Source: an optimization exercise on an open RTL-to-GDS flow (aim: small area, a short achievable clock period and few clock cycles). Production flows keep margins and buffers that such runs may drop.
At most, simulation tests tie the RTL to the original design; equivalence was not proved.
The series may have gaps, and a smaller design here may also do less where the tests do not look.
Only the layout flow was run in runs 2 to 5; the RTL was not checked for function there.

`flow/run.sh`:
```
#!/bin/bash
# synth_recipe.tcl (not shown) runs the flow's synth.tcl, then flattens the netlist and writes it again
# the make line also repeats each setting of config.mk as NAME=value (left out here)
make -C /OpenROAD-flow-scripts/flow DESIGN_CONFIG=/design/flow/config.mk WORK_HOME=/design/flow/orfs CLKGATE_MAP_FILE= SYNTH_SCRIPT=/design/flow/synth_recipe.tcl finish
```
`flow/design.v`:
```
module mod_mult_m_23 (
  input  wire        clk,
  input  wire        rst,
  input  wire        in_valid,
  input  wire [22:0] input_data0,
  input  wire [22:0] input_data1,
  output wire        out_valid,
  output reg  [22:0] output_data
);
  localparam [22:0] modulus = 23'd8380417;
  reg [45:0] x_stage_00, x_stage_01, x_stage_10;
  reg [22:0] q_est;
  reg [47:0] r_partial0, r_partial1, r_partial2, r_est;
  reg [46:0] y_partial0, y_partial1, y_partial2, y_term;
  reg [24:0] diff;
  reg [22:0] q_d1, q_d2, q_d3;
  reg [23:0] h_d1, h_d2;
  reg [24:0] x_low [0:8];
  reg [12:0] valid_pipe;
  integer k;
  always @(posedge clk or negedge rst) begin
    if (!rst) begin
      x_stage_00 <= 0;
      x_stage_01 <= 0;
    end else begin
      x_stage_00 <= input_data0 * input_data1[16:0];
      x_stage_01 <= input_data0 * input_data1[22:17];
    end
  end
  always @(posedge clk or negedge rst) begin
    if (!rst)
      x_stage_10 <= 0;
    else
      x_stage_10 <= x_stage_00 + (x_stage_01 << 17);
  end
  always @(posedge clk or negedge rst) begin
    if (!rst)
      q_est <= 0;
    else
      q_est <= x_stage_10[45:23];
  end
  always @(posedge clk or negedge rst) begin
    if (!rst) begin
      for (k = 0; k < 9; k = k + 1)
        x_low[k] <= 0;
    end else begin
      x_low[0] <= x_stage_10[24:0];
      for (k = 1; k < 9; k = k + 1)
        x_low[k] <= x_low[k-1];
    end
  end
  always @(posedge clk or negedge rst) begin
    if (!rst) begin
      r_partial0 <= 0;
      r_partial1 <= 0;
      r_partial2 <= 0;
      r_est <= 0;
      q_d1 <= 0;
      q_d2 <= 0;
      q_d3 <= 0;
    end else begin
      r_partial0 <= (q_est << 23);
      r_partial1 <= r_partial0 + (q_d1 << 13);
      r_partial2 <= r_partial1 + (q_d2 << 3);
      r_est <= r_partial2 - q_d3;
      q_d1 <= q_est;
      q_d2 <= q_d1;
      q_d3 <= q_d2;
    end
  end
  always @(posedge clk or negedge rst) begin
    if (!rst) begin
      y_partial0 <= 0;
      y_partial1 <= 0;
      y_partial2 <= 0;
      y_term <= 0;
      h_d1 <= 0;
      h_d2 <= 0;
    end else begin
      y_partial0 <= (r_est[46:23] << 23);
      y_partial1 <= y_partial0 - (h_d1 << 13);
      y_partial2 <= y_partial1 + h_d2;
      y_term <= y_partial2;
      h_d1 <= r_est[46:23];
      h_d2 <= h_d1;
    end
  end
  always @(posedge clk or negedge rst) begin
    if (!rst) begin
      diff <= 0;
      output_data <= 0;
    end else begin
      diff <= x_low[8] - y_term[24:0];
      if (diff >= (modulus << 1))
        output_data <= diff - (modulus << 1);
      else if (diff >= modulus)
        output_data <= diff - modulus;
      else
        output_data <= diff;
    end
  end
  always @(posedge clk or negedge rst) begin
    if (!rst)
      valid_pipe <= 0;
    else
      valid_pipe <= {valid_pipe[11:0], in_valid};
  end
  assign out_valid = valid_pipe[12];
endmodule
```
`flow/config.mk`:
```
export PLATFORM = sky130hd
export DESIGN_NAME = mod_mult_m_23
export DESIGN_NICKNAME = mod_mult_m_23
export VERILOG_FILES = /design/flow/design.v
export SDC_FILE = /design/flow/constraint.sdc
export NUM_CORES = 4
export LEC_CHECK = 0
export CAP_MARGIN = 20
export CORE_MARGIN = 2
export CORE_UTILIZATION = 40
export SLEW_MARGIN = 20
```
`flow/constraint.sdc`:
```
create_clock -name core_clock -period 7.5 [get_ports {clk}]
set_input_delay 1.5000 -clock core_clock [delete_from_list [all_inputs] [get_ports {clk}]]
set_output_delay 1.5000 -clock core_clock [all_outputs]
set_load 0.01 [all_outputs]
```
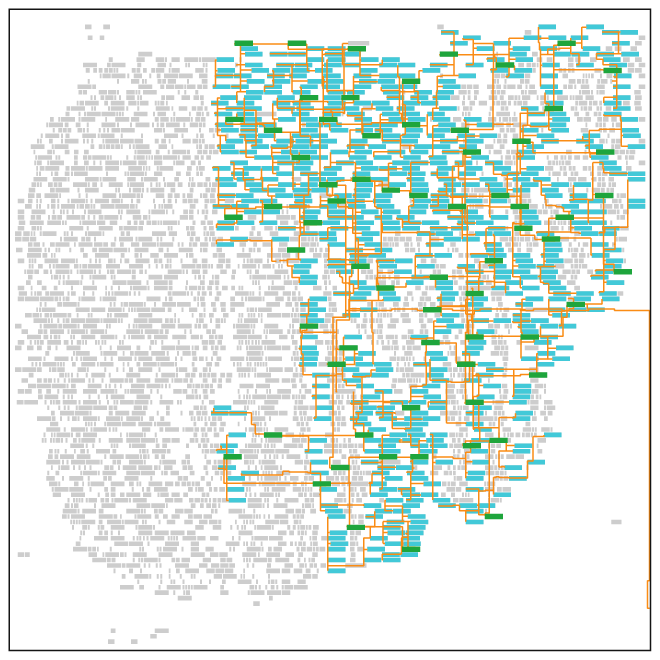
(run_1/clock_map.png)
(2 px per um)
[cells driving clock nets] green | count: 67
[flip-flops] cyan | count: 676
[clock wires] orange | length: 7,440 um
routed clock nets: 68

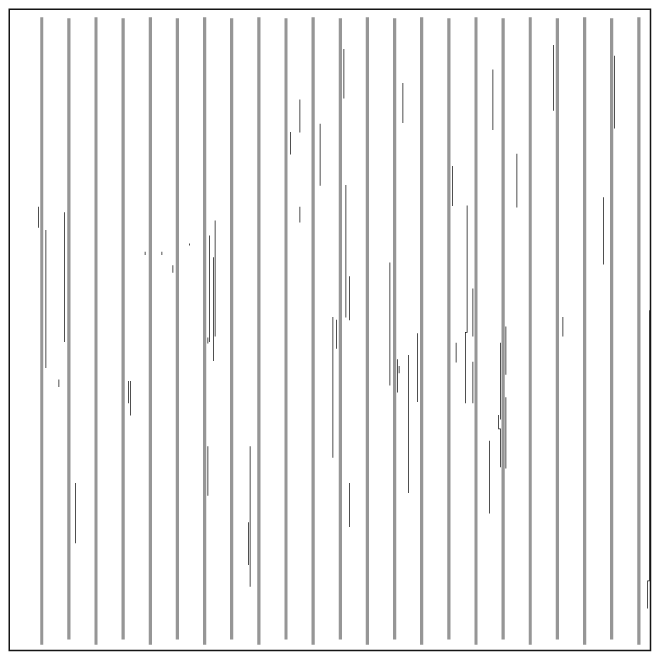
(run_1/met4.png)
(2 px per um) Supply wires on this layer in grey.
longest straight run: 135 um
main direction: vertical

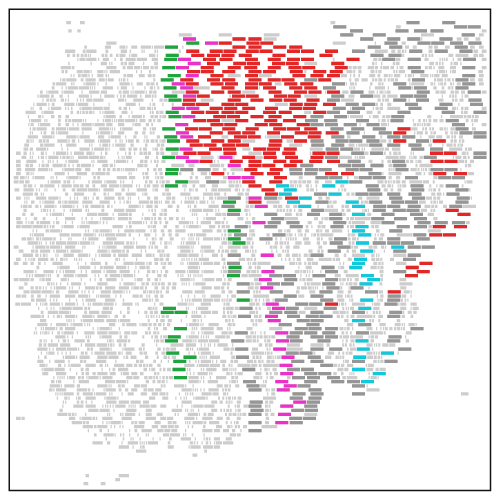
(run_1/registers.png)
(1.5 px per um) Other sequential cells in the stronger grey, the rest of the logic in the fainter grey.
| signal | colour | flops |
|---|---|---|
| r_partial2 | cyan | 34 |
| x_stage_10 | magenta | 46 |
| x_stage_00 | green | 40 |
| x_low | red | 220 |
not coloured: 336

==> impl_metrics.env, run 1 <==
export IMPL_drive_gt1_frac=0.0881
export IMPL_synth_edff_count=0
export IMPL_crit_top_cell="fa_1"
export IMPL_slowest_delay_ns=0.57
export IMPL_multi_input_area_share=0.445
export IMPL_fin_setup_tns_ns=0
export IMPL_setup_viol=0
export IMPL_crit_end="x_stage_00[38]$_DFF_PN0_"
export IMPL_yosysWarnings=2
export IMPL_synth_flop_cell="dfrtp_1"
export IMPL_yosysTopAreaCellShare=0.424
export IMPL_cts_hold_buf=0
export IMPL_fmax_mhz=138
export IMPL_crit_cells=24
export IMPL_worst_path_buf_inv=8
export IMPL_r2r_start="q_d2[10]$_DFF_PN0_"
export IMPL_status="timing/DRC/antenna clean"
export IMPL_grt_max_degree=167
export IMPL_slew_viol_final=0
export IMPL_rsz0062_at_grt="no"
export IMPL_worstSetupEndpointType="flop"
export IMPL_initial_core_util=0.404
export IMPL_yosys_area_share_simple=0.117
export IMPL_largest_class="multi-input gates"
export IMPL_path_clk_slew_ns=0.06
export IMPL_die_h_um=320
export IMPL_routed_via_density=4.73
export IMPL_tightest_slew_ns=1.03
export IMPL_cp_startpoint="input_data0[6]"
export IMPL_async_flop_share=1.00
export IMPL_cts_setup_buffers=0
export IMPL_grt_pass1_vias=26300
export IMPL_fin_skew_ns=0.0215
export IMPL_multiInputGateArea_sq_um=20400
export IMPL_r2r_cells=11
export IMPL_critPathKind="input port to flop"
export IMPL_bufAreaShareNonClock=0.0526
export IMPL_areaGrowthSynthToFinish_pct=15.0
export IMPL_critical_path_top_delay_family="adder cells"
export IMPL_cts_root_buf="clkbuf_16"
export IMPL_post_cts_resized=0
export IMPL_grt_first_pass_wirelength_um=133000
export IMPL_synthDistinctLibCells=69
export IMPL_slew_headroom=0.308
export IMPL_ys_seq_area_frac=0.424
export IMPL_mostFrequentLayoutCells="dfrtp_1, inv_1, nand2_1"
export IMPL_min_path_type="flop to flop"
export IMPL_netlist_instances=3607
export IMPL_synth_top_family_by_area="adder cells"
export IMPL_synthTopCellsByArea="dfrtp_1, fa_1, ha_1, inv_1, nand2_1"
export IMPL_clockBufferDepth=3
Testbench counts for the RTL of run 1, summed over its fixed seeds: cycles 24,104.
run 1: layer usage:
layer,part of all wire,GRT usage,vias to the layer above
met4,0.021,0.0443,6
met5,0.00040,0,-
li1,-,-,11800
met1,0.46,0.213,12300
met3,0.041,0.0251,111
met2,0.48,0.271,431
run 1: metrics by stage:
stage                     area, sq um  hold WS (ns)  cells  utilization
after floorplan                 39900         0.331   3607            -
after global placement          43500         0.331   5069        0.441
after detailed placement        43500         0.335   5069        0.441
after CTS                       45900         0.320   5192        0.465
after global routing            45900         0.334   5192        0.465
final                           45900         0.328   5193        0.465
run 1: flip-flops by register name, indices dropped and copies added (netlist names), 25 cells and up:
signal and cells:
r_partial2 34, x_stage_00 40, x_low 220, x_stage_10 46, y_partial2 25, diff 25, y_term 25, x_stage_01 29
run 1: cell usage after synthesis, types with 18 or more instances:
cell,n
a21oi_1,118
nand4_1,24
xnor2_1,158
ha_1,262
dfrtp_1,676
a21o_1,57
inv_1,576
o21ai_0,61
nand3_1,55
o21a_1,19
clkbuf_1,103
nand2b_1,18
nand2_1,453
fa_1,404
nor2b_1,25
xor2_1,58
nor2_1,109
and2_1,183
a31oi_1,19
nor3_1,38
a211oi_1,18
and3_1,23
--- run 2 (diff from run 1) ---
==> flow/design.v (replaced) <==
module mod_mult_m_23 (
  input  wire        clk,
  input  wire        rst,
  input  wire        in_valid,
  input  wire [22:0] input_data0,
  input  wire [22:0] input_data1,
  output wire        out_valid,
  output reg  [22:0] output_data
);
  localparam [22:0] modulus = 23'd8380417;
  reg [22:0] a_r, b_r;
  reg [45:0] prod;
  reg [26:0] y_r;
  reg [3:0]  valid_pipe;
  wire [12:0] pa = prod[45:33];
  wire [9:0]  pb = prod[32:23];
  wire [22:0] pl = prod[22:0];
  wire [26:0] y  = {4'd0, pl} + {1'b0, pa, 13'd0} + {4'd0, pb, 13'd0} + {4'd0, modulus}
                   - {4'd0, pa, 10'd0} - {14'd0, pa} - {17'd0, pb};
  wire [3:0]  t  = y_r[26:23];
  wire [23:0] w  = {1'b0, y_r[22:0]} + {7'd0, t, 13'd0} - {20'd0, t};
  wire [24:0] wq = {1'b0, w} - {2'd0, modulus};
  always @(posedge clk) begin
    a_r <= input_data0;
    b_r <= input_data1;
    prod <= a_r * b_r;
    y_r <= y;
    output_data <= wq[24] ? w[22:0] : wq[22:0];
  end
  always @(posedge clk or negedge rst) begin
    if (!rst)
      valid_pipe <= 0;
    else
      valid_pipe <= {valid_pipe[2:0], in_valid};
  end
  assign out_valid = valid_pipe[3];
endmodule
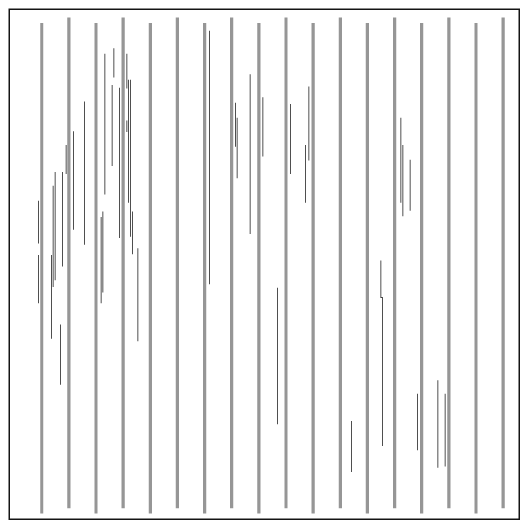
(run_2/met4.png)
(2 px per um) Supply wires on this layer in grey.
longest straight run: 127 um
share of all routed wire: 2.9%
wire length on this layer: 1,700 um
nets with wire on the layer: 32

==> impl_metrics.env, run 2 <==
export IMPL_placed_area_sq_um=27200
export IMPL_r2r_start="a_r[15]$_DFF_P_"
export IMPL_use_met1=0.241
export IMPL_yosysWarnings=1
export IMPL_synth_flop_cell="dfxtp_1"
export IMPL_synthTopCellsByArea="fa_1, ha_1, dfxtp_1, inv_1, and2_1"
export IMPL_initial_core_util=0.405
export IMPL_worstSetupEndpointType="flop"
export IMPL_worst_path_buf_inv=5
export IMPL_cts_root_buf="clkbuf_16"
export IMPL_synthDistinctLibCells=76
export IMPL_async_flop_share=0.0274
export IMPL_synth_common_cells="inv_1, fa_1, nand2_1, ha_1, and2_1"
export IMPL_postLayoutCoreUtil=0.452
export IMPL_routed_via_density=4.91
export IMPL_reg_top3="prod: 46 flops, y_r: 27 flops"
export IMPL_dr_wl_met2_um=29800
export IMPL_slew_headroom=0.387
export IMPL_crit_top_cell="fa_1"
export IMPL_grt_max_degree=24
export IMPL_cp_startpoint="a_r[15]$_DFF_P_"
export IMPL_areaGrowthSynthToFinish_pct=11.6
export IMPL_status="timing/DRC/antenna clean"
export IMPL_critical_path_top_delay_family="adder cells"
export IMPL_wl_met1_um=25400
export IMPL_fmax_mhz=138
export IMPL_rsz0062_at_grt="no"
export IMPL_grt_first_pass_wirelength_um=97800
export IMPL_r2r_cells=24
export IMPL_netlist_instances=2723
export IMPL_tightest_slew_ns=0.918
export IMPL_cts_hold_buf=0
export IMPL_setup_viol=0
export IMPL_mostFrequentLayoutCells="inv_1, fa_1, nand2_1"
export IMPL_cts_setup_buffers=0
export IMPL_grt_busiest_layer="met2"
export IMPL_drive_gt1_frac=0.0665
export IMPL_stdcell_area_sq_um=28000
export IMPL_grt_use_met3=0.0231
export IMPL_slowest_delay_ns=0.53
export IMPL_grt_pass1_vias=19600
export IMPL_crit_cells=24
export IMPL_placed_cells=3629
export IMPL_slew_viol_final=0
export IMPL_min_path_type="flop to flop"
export IMPL_dr_wl_met3_um=1800
export IMPL_yosysTopAreaCellShare=0.378
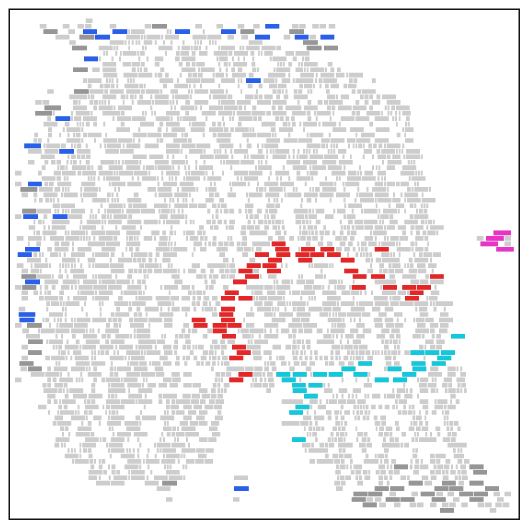
(run_2/registers.png)
(2 px per um) Other sequential cells in the stronger grey, the rest of the logic in the fainter grey.
| signal | colour | flops |
|---|---|---|
| valid_pipe | magenta | 4 |
| a_r | blue | 23 |
| y_r | cyan | 27 |
| prod | red | 46 |

## run 2: worst min-delay path by stage
stage	startpoint	to	slack, ns	cells after the start
detailed placement	valid_pipe[2]$_DFF_PN0_	valid_pipe[3]$_DFF_PN0_	0.34	0
floorplan	valid_pipe[0]$_DFF_PN0_	valid_pipe[1]$_DFF_PN0_	0.33	0
finish	valid_pipe[2]$_DFF_PN0_	valid_pipe[3]$_DFF_PN0_	0.35	0
global placement	valid_pipe[2]$_DFF_PN0_	valid_pipe[3]$_DFF_PN0_	0.34	0
global route	valid_pipe[0]$_DFF_PN0_	valid_pipe[1]$_DFF_PN0_	0.37	0
CTS	valid_pipe[2]$_DFF_PN0_	valid_pipe[3]$_DFF_PN0_	0.36	0
## run 2: logic make-up after synthesis
kind of cell / synth area share
buf+inv: 0.111
xor+xnor: 0.0336
fa+ha+maj: 0.521
compound gates: 0.0715
mux: 0.00120
simple gates: 0.145
flops: 0.117
## run 2: final cells by class
cell class	count	share of cell area
Multi-Input combinational cell	1842	0.692
Sequential cell	146	0.107
Inverter	635	0.0852
Timing Repair Buffer	170	0.0559
Tap cell	837	0.0374
Clock buffer	17	0.0152
Clock inverter	15	0.00676
==> run 3: too many edits to list; what changed since run 2 <==
flow/design.v: 37 -> 1777 lines; modules unchanged: 0
  mod_mult_m_23: edited, 37 -> 1766 lines
  mm_fa: new, 4 lines
  mm_bpp: new, 3 lines
  mm_ha: new, 4 lines
==> module mm_bpp as of run 3 <==
module mm_bpp (input wire one, input wire two, input wire neg, input wire a0, input wire a1, output wire p);
  assign p = ((one & a0) | (two & a1)) ^ neg;
endmodule
==> module mm_fa as of run 3 <==
module mm_fa (input wire a, input wire b, input wire ci, output wire s, output wire co);
  assign s = a ^ b ^ ci;
  assign co = (a & b) | (a & ci) | (b & ci);
endmodule
==> module mm_ha as of run 3 <==
module mm_ha (input wire a, input wire b, output wire s, output wire co);
  assign s = a ^ b;
  assign co = a & b;
endmodule
--- a/flow/config.mk
+++ b/flow/config.mk
@@ -9,3 +9,5 @@
 export CORE_MARGIN = 2
 export CORE_UTILIZATION = 40
+export SETUP_SLACK_MARGIN = 4
 export SLEW_MARGIN = 20
+export SYNTH_HIERARCHICAL = 1
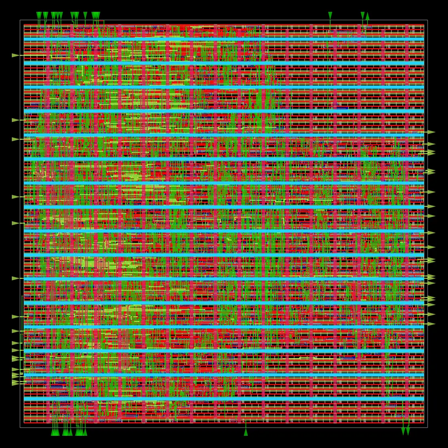
(run_3/final_all.png)
final std cells w/o fill: 3,012
# rows: 83
Design Area, Final: 28,100 sq um
Layout Utilization: 0.550
I/O pin total: 73

==> impl_metrics.env, run 3 <==
export IMPL_slowest_delay_ns=0.60
export IMPL_crit_top_cell="fa_2"
export IMPL_setup_viol=0
export IMPL_status="timing/DRC/antenna clean"
export IMPL_r2r_start="b_r[3]$_DFF_P_"
export IMPL_grt_first_pass_wirelength_um=99800
export IMPL_min_path_type="flop to flop"
export IMPL_bufAreaShareNonClock=0.131
export IMPL_fmax_mhz=171
export IMPL_yosysTopAreaCellShare=0.246
export IMPL_areaGrowthSynthToFinish_pct=36.3
export IMPL_multi_input_area_share=0.685
export IMPL_crit_end="x1363$_DFF_P_"
export IMPL_cp_startpoint="b_r[3]$_DFF_P_"
export IMPL_slew_headroom=0.364
export IMPL_post_cts_resized=264
export IMPL_dr_wl_met2_um=31500
export IMPL_dr_wl_met3_um=3780
export IMPL_placed_cells=2740
export IMPL_grt_busiest_layer="met2"
export IMPL_grt_use_met2=0.410
export IMPL_sh_seq_area=0.108
export IMPL_ys_seq_area_frac=0.143
export IMPL_critPathKind="flop to flop"
export IMPL_path_clk_slew_ns=0.06
export IMPL_synth_edff_count=0
export IMPL_cts_hold_buf=0
export IMPL_fin_setup_tns_ns=0
export IMPL_routed_via_density=5.55
export IMPL_grt_max_degree=25
export IMPL_top_layer="met4"
export IMPL_multi_input_cells=1598
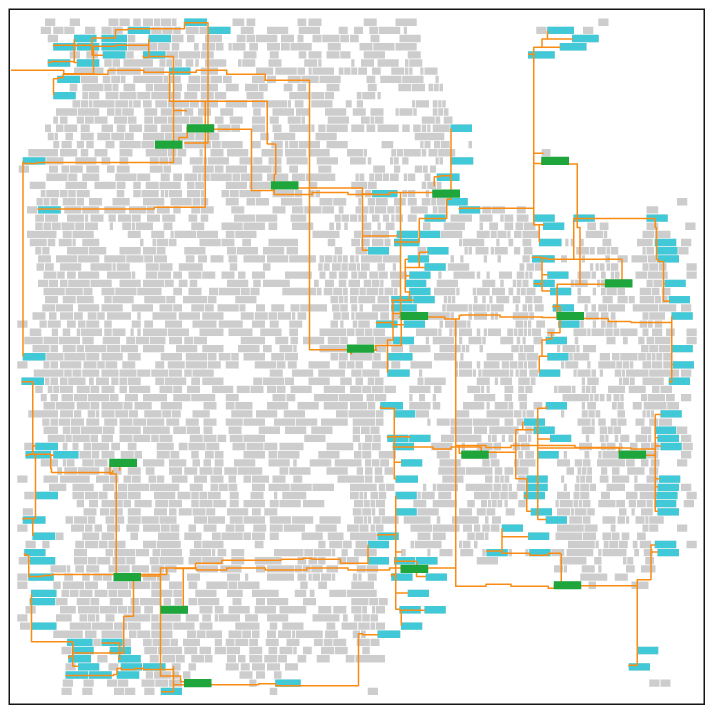
(run_3/clock_map.png)
(3 px per um)
[flip-flops] cyan | count: 146
[clock wires] orange | length: 3,010 um
[cells driving clock nets] green | count: 17
flops lie: widely spread
routed clock nets: 18

-- run 3: cell count changes after synthesis, moves of 19 or more --
cell / before / now
inv_1: 635 / 185
nand2_1: 324 / 59
xnor2_1: 60 / 317
and2_1: 252 / 7
a22oi_2: 0 / 242
fa_1: 473 / 254
ha_1: 286 / 167
clkbuf_1: 94 / 28
a22o_1: 1 / 20
-- run 3: critical path, delay by kind of cell, from the launching register on --
kind	cells	cell delay, ns
AOI/OAI and AO/OA	5	0.83
xor gates and xnor gates	3	0.53
adders and majority gates	6	2.90
buffers and inverters	4	0.62
DFF	1	0.40
and+or+nand+nor	3	0.43
-- run 3: cells by family (layout without fill, tap and decap cells) --
| kind of cell | after synthesis | after routing | share of synthesized area |
|---|---|---|---|
| compound gates | 548 | 552 | 0.250 |
| simple gates | 260 | 260 | 0.0659 |
| flops | 146 | 146 | 0.143 |
| xor+xnor | 362 | 362 | 0.154 |
| mux | 3 | 3 | 0.00158 |
| fa+ha+maj | 421 | 421 | 0.347 |
| buf+inv | 214 | 588 | 0.0393 |
-- run 3: per-module statistics from Yosys (local to each module, per instance) --
module | cells inside | copies in the design
mm_bpp | 2 | 242
mm_fa | 1 | 252
mm_ha | 1 | 43
mod_mult_m_23 | 1175 | 1
--- run 4 (diff from run 3) ---
--- a/flow/config.mk
+++ b/flow/config.mk
@@ -10,3 +10,2 @@
 export CORE_UTILIZATION = 40
-export SETUP_SLACK_MARGIN = 4
 export SLEW_MARGIN = 20
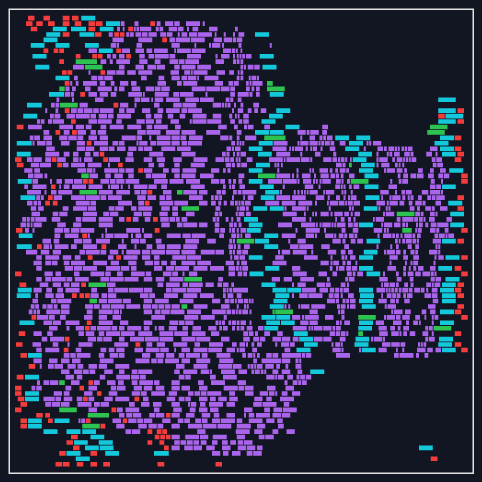
(run_4/cell_classes.png)
(2 px per um)
| class | colour | cells | share of their area |
|---|---|---|---|
| other buffers and delay cells | red | 150 | 5.8% |
| all other logic | purple | 1,779 | 78% |
| clock drivers and dummy loads | green | 32 | 2.8% |
| flip-flops | cyan | 146 | 13% |

==> impl_metrics.env, run 4 <==
export IMPL_status="timing/DRC/antenna clean"
export IMPL_row_count=83
export IMPL_worst_path_buf_inv=1
export IMPL_yosysWarnings=7
export IMPL_grt_use_met3=0.0347
export IMPL_slew_viol_final=0
export IMPL_synth_top_family_by_area="adder cells"
export IMPL_areaGrowthSynthToFinish_pct=13.6
export IMPL_synth_fa_ha_area_frac=0.347
export IMPL_fin_setup_tns_ns=0
export IMPL_hold_start="valid_pipe[1]$_DFF_PN0_"
export IMPL_path_clk_slew_ns=0.06
export IMPL_post_cts_resized=0
export IMPL_critPathKind="flop to flop"
export IMPL_setup_viol=0
export IMPL_reg_top3="a_r: 23 flops, b_r: 23 flops, output_data: 23 flops"
export IMPL_synth_edff_count=0
export IMPL_routed_via_density=5.44
export IMPL_hold_end="valid_pipe[2]$_DFF_PN0_"
export IMPL_yosys_area_share_simple=0.0659
export IMPL_placed_area_sq_um=22800
export IMPL_fmax_mhz=144
export IMPL_synth_flop_cell="dfxtp_1"
export IMPL_worstSetupEndpointType="flop"
export IMPL_yosysTopAreaCellShare=0.246
export IMPL_top_layer="met4"
export IMPL_netlist_instances=1954
export IMPL_tightest_slew_ns=0.960
export IMPL_stdcell_area_sq_um=23500
export IMPL_grt_max_degree=29
export IMPL_synth_common_cells="xnor2_1, fa_1, a22oi_2, inv_1, ha_1"
export IMPL_yosysMostFrequentCell="xnor2_1"
export IMPL_final_instance_count_excl_fill=2787
export IMPL_use_met1=0.262
export IMPL_die_h_um=231
export IMPL_grt_first_pass_wirelength_um=89300
export IMPL_crit_cells=21
export IMPL_hold_ws_ns=0.357
export IMPL_r2r_start="b_r[14]$_DFF_P_"
export IMPL_slew_headroom=0.359
export IMPL_io_pins=73
export IMPL_crit_end="x1367$_DFF_P_"
export IMPL_clockBufferDepth=2
export IMPL_dr_wl_met2_um=27900
export IMPL_cts_root_buf="clkbuf_16"
export IMPL_rsz0062_at_grt="no"
export IMPL_min_path_type="flop to flop"
export IMPL_initial_core_util=0.403
export IMPL_postLayoutCoreUtil=0.458
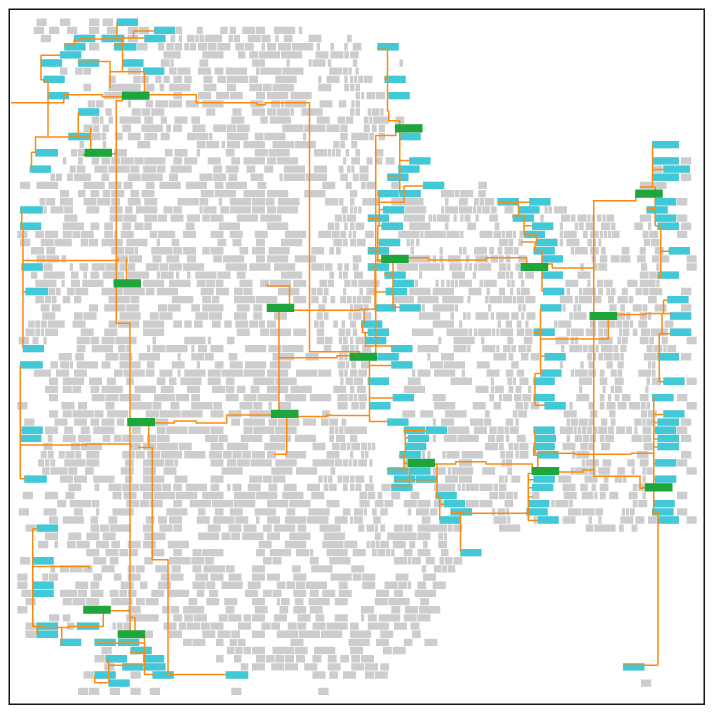
(run_4/clock_map.png)
(3 px per um)
[flip-flops] cyan | count: 146
[cells driving clock nets] green | count: 17
[clock wires] orange | length: 2,470 um
flops lie: widely spread

## run 4: cell types whose count changed in the layout (fill, tap and decap cells not counted), sizes merged
| cell | previous run | this run |
|---|---|---|
| clkbuf | 22 | 20 |
| o21ai | 57 | 53 |
| buf | 298 | 78 |
| clkinv | 5 | 4 |
| inv | 186 | 189 |
| clkinvlp | 5 | 1 |
| bufinv | 0 | 3 |
## run 4: cell families (layout without fill, tap and decap cells)
group / after synthesis / after routing
multiplexers: 3 / 3
AND/OR/NAND/NOR: 260 / 260
adder cells (fa/ha/maj): 421 / 421
XOR/XNOR: 362 / 362
buffers and inverters: 214 / 367
flip-flops: 146 / 146
AO/OA/AOI/OAI: 548 / 548
## run 4: cell type report
type	instances	area, sq um
multi-input combinational	1594	17000
inverter	185	694
clock inverter	12	169
tap	680	851
clock buffer	20	468
fill	4806	27700
timing repair buffer	150	1310
sequential	146	2960
## Run 5: large edit since run 4, in outline
flow/design.v: 1777 -> 1942 lines; modules unchanged: 3
  mod_mult_m_23: edited, 1766 -> 1931 lines
--- a/flow/config.mk
+++ b/flow/config.mk
@@ -9,4 +9,5 @@
 export CORE_MARGIN = 2
 export CORE_UTILIZATION = 40
+export SETUP_SLACK_MARGIN = 4.2
 export SLEW_MARGIN = 20
 export SYNTH_HIERARCHICAL = 1
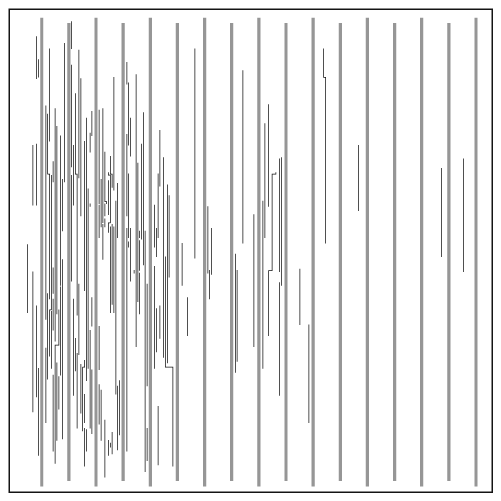
(run_5/met4.png)
(2 px per um) Supply wires on this layer in grey.
main direction: vertical
share of all routed wire: 7.5%
nets with wire on the layer: 98
longest straight run: 136 um

==> impl_metrics.env, run 5 <==
export IMPL_status="timing/DRC/antenna clean"
export IMPL_routed_via_density=5.65
export IMPL_sequential_cell_total=229
export IMPL_cts_setup_buffers=258
export IMPL_multiInputGateArea_sq_um=19400
export IMPL_slew_viol_final=0
export IMPL_postLayoutCoreUtil=0.562
export IMPL_crit_top_cell="a211oi_2"
export IMPL_rsz0062_at_grt="yes"
export IMPL_fillers=4513
export IMPL_dr_wl_met2_um=37900
export IMPL_synth_common_cells="xnor2_1, fa_1, a22oi_2, dfxtp_1, ha_1"
export IMPL_fin_skew_ns=0.0441
export IMPL_io_pins=73
export IMPL_min_path_type="flop to flop"
export IMPL_synth_compound_area_share=0.230
export IMPL_clk_share=0.0290
export IMPL_post_cts_resized=269
export IMPL_die_h_um=241
export IMPL_synth_xor_xnor_area_share=0.152
export IMPL_worst_path_buf_inv=1
export IMPL_grt_use_met3=0.0464
export IMPL_clockBufferCount=39
export IMPL_cts_root_buf="clkbuf_16"
export IMPL_slowest_delay_ns=0.35
export IMPL_yosysMostFrequentCell="xnor2_1"
export IMPL_placed_area_sq_um=24600
export IMPL_critical_path_top_delay_family="compound AO/OA/AOI/OAI gates"
export IMPL_inverters=137
export IMPL_hold_start="valid_pipe[1]$_DFF_PN0_"
export IMPL_cts_hold_buf=0
export IMPL_fin_setup_tns_ns=0
export IMPL_min_path_cells=0
export IMPL_yosysWarnings=7
export IMPL_buffers=410
export IMPL_synthTopCellsByArea="fa_1, dfxtp_1, a22oi_2, xnor2_1, ha_1"
export IMPL_multi_input_area_share=0.624
export IMPL_top_layer="met4"
export IMPL_r2r_start="y1606$_DFF_P_"
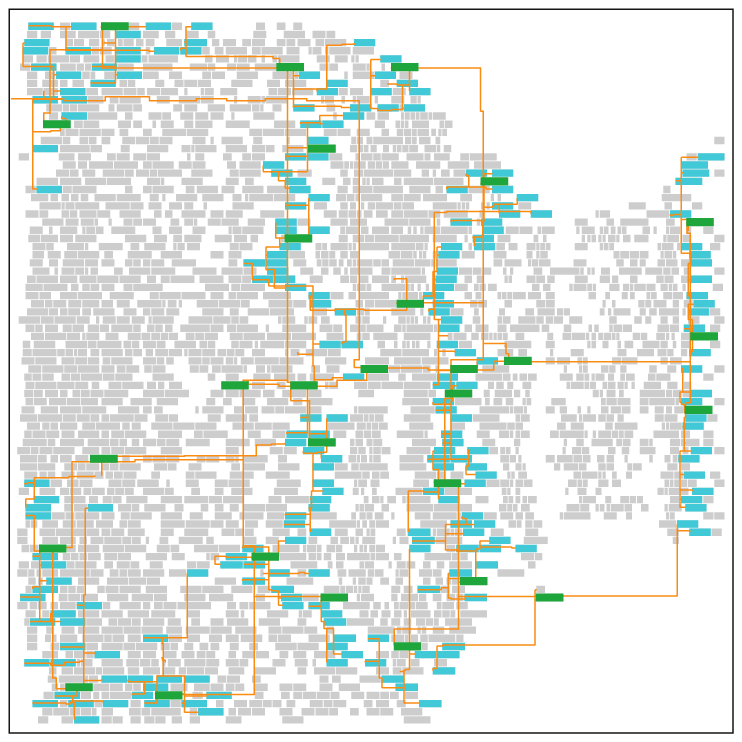
(run_5/clock_map.png)
(3 px per um)
[flip-flops] cyan | count: 229
[clock wires] orange | length: 3,620 um
[cells driving clock nets] green | count: 28
routed clock nets: 29

-- run 5: cell types whose count changed after synthesis, moves of 7 or more --
| cell | previous run | this run |
|---|---|---|
| ha_1 | 167 | 158 |
| clkbuf_1 | 28 | 15 |
| nand2_1 | 59 | 85 |
| dfxtp_1 | 142 | 225 |
| nand3_1 | 35 | 23 |
| nand4_1 | 6 | 13 |
| xnor2_1 | 317 | 336 |
| a211oi_1 | 4 | 14 |
| a21oi_1 | 85 | 71 |
| xor2_1 | 45 | 54 |
| nand3b_1 | 3 | 12 |
| o21ai_1 | 3 | 11 |
| inv_1 | 185 | 137 |
| o22ai_1 | 12 | 1 |
-- run 5: per-module statistics from Yosys (local to each module, per instance) --
module,cells inside,flops+latches,copies in the design
mm_bpp,2,0,242
mm_fa,1,0,252
mm_ha,1,0,43
mod_mult_m_23,1253,229,1

[static timing again, ports no longer ideal]
The results above use ideal ports. As a check the final layouts listed here were re-extracted and re-timed, cells and wires unchanged.
Step 1 sets driving cells, clkbuf_16 on the clock port and buf_2 on the other inputs (assumed; they add their load-dependent delay and slew).
Step 2 moves the port delays by t, midway between the first and last clock arrival at a register: inputs arrive t later, outputs are due t later. That takes back most of the time a late clock gives input paths.
Slacks: ideal / step 1 / step 2; pairs: ideal / step 1.
run	t, ns	setup WS [ns]	latest minus earliest clock arrival (ns)	worst slew at a driven data input, ns
run 1	0.656	0.230 / 0.269 / -0.387	0.026 / 0.026	0.15
run 2	0.546	0.259 / 0.259 / 0.259	0.022 / 0.022	0.06
run 3	0.553	1.648 / 1.648 / 1.648	0.030 / 0.031	0.04
run 4	0.539	0.560 / 0.560 / 0.560	0.022 / 0.022	0.06
run 5	0.633	2.071 / 2.071 / 2.071	0.052 / 0.052	0.04
With both steps, setup timing fails in run 1, where it was met with ideal ports. For run 1, which loses most, drivers alone change the setup slack by +0.039 ns; drivers and shift together by -0.617 ns.
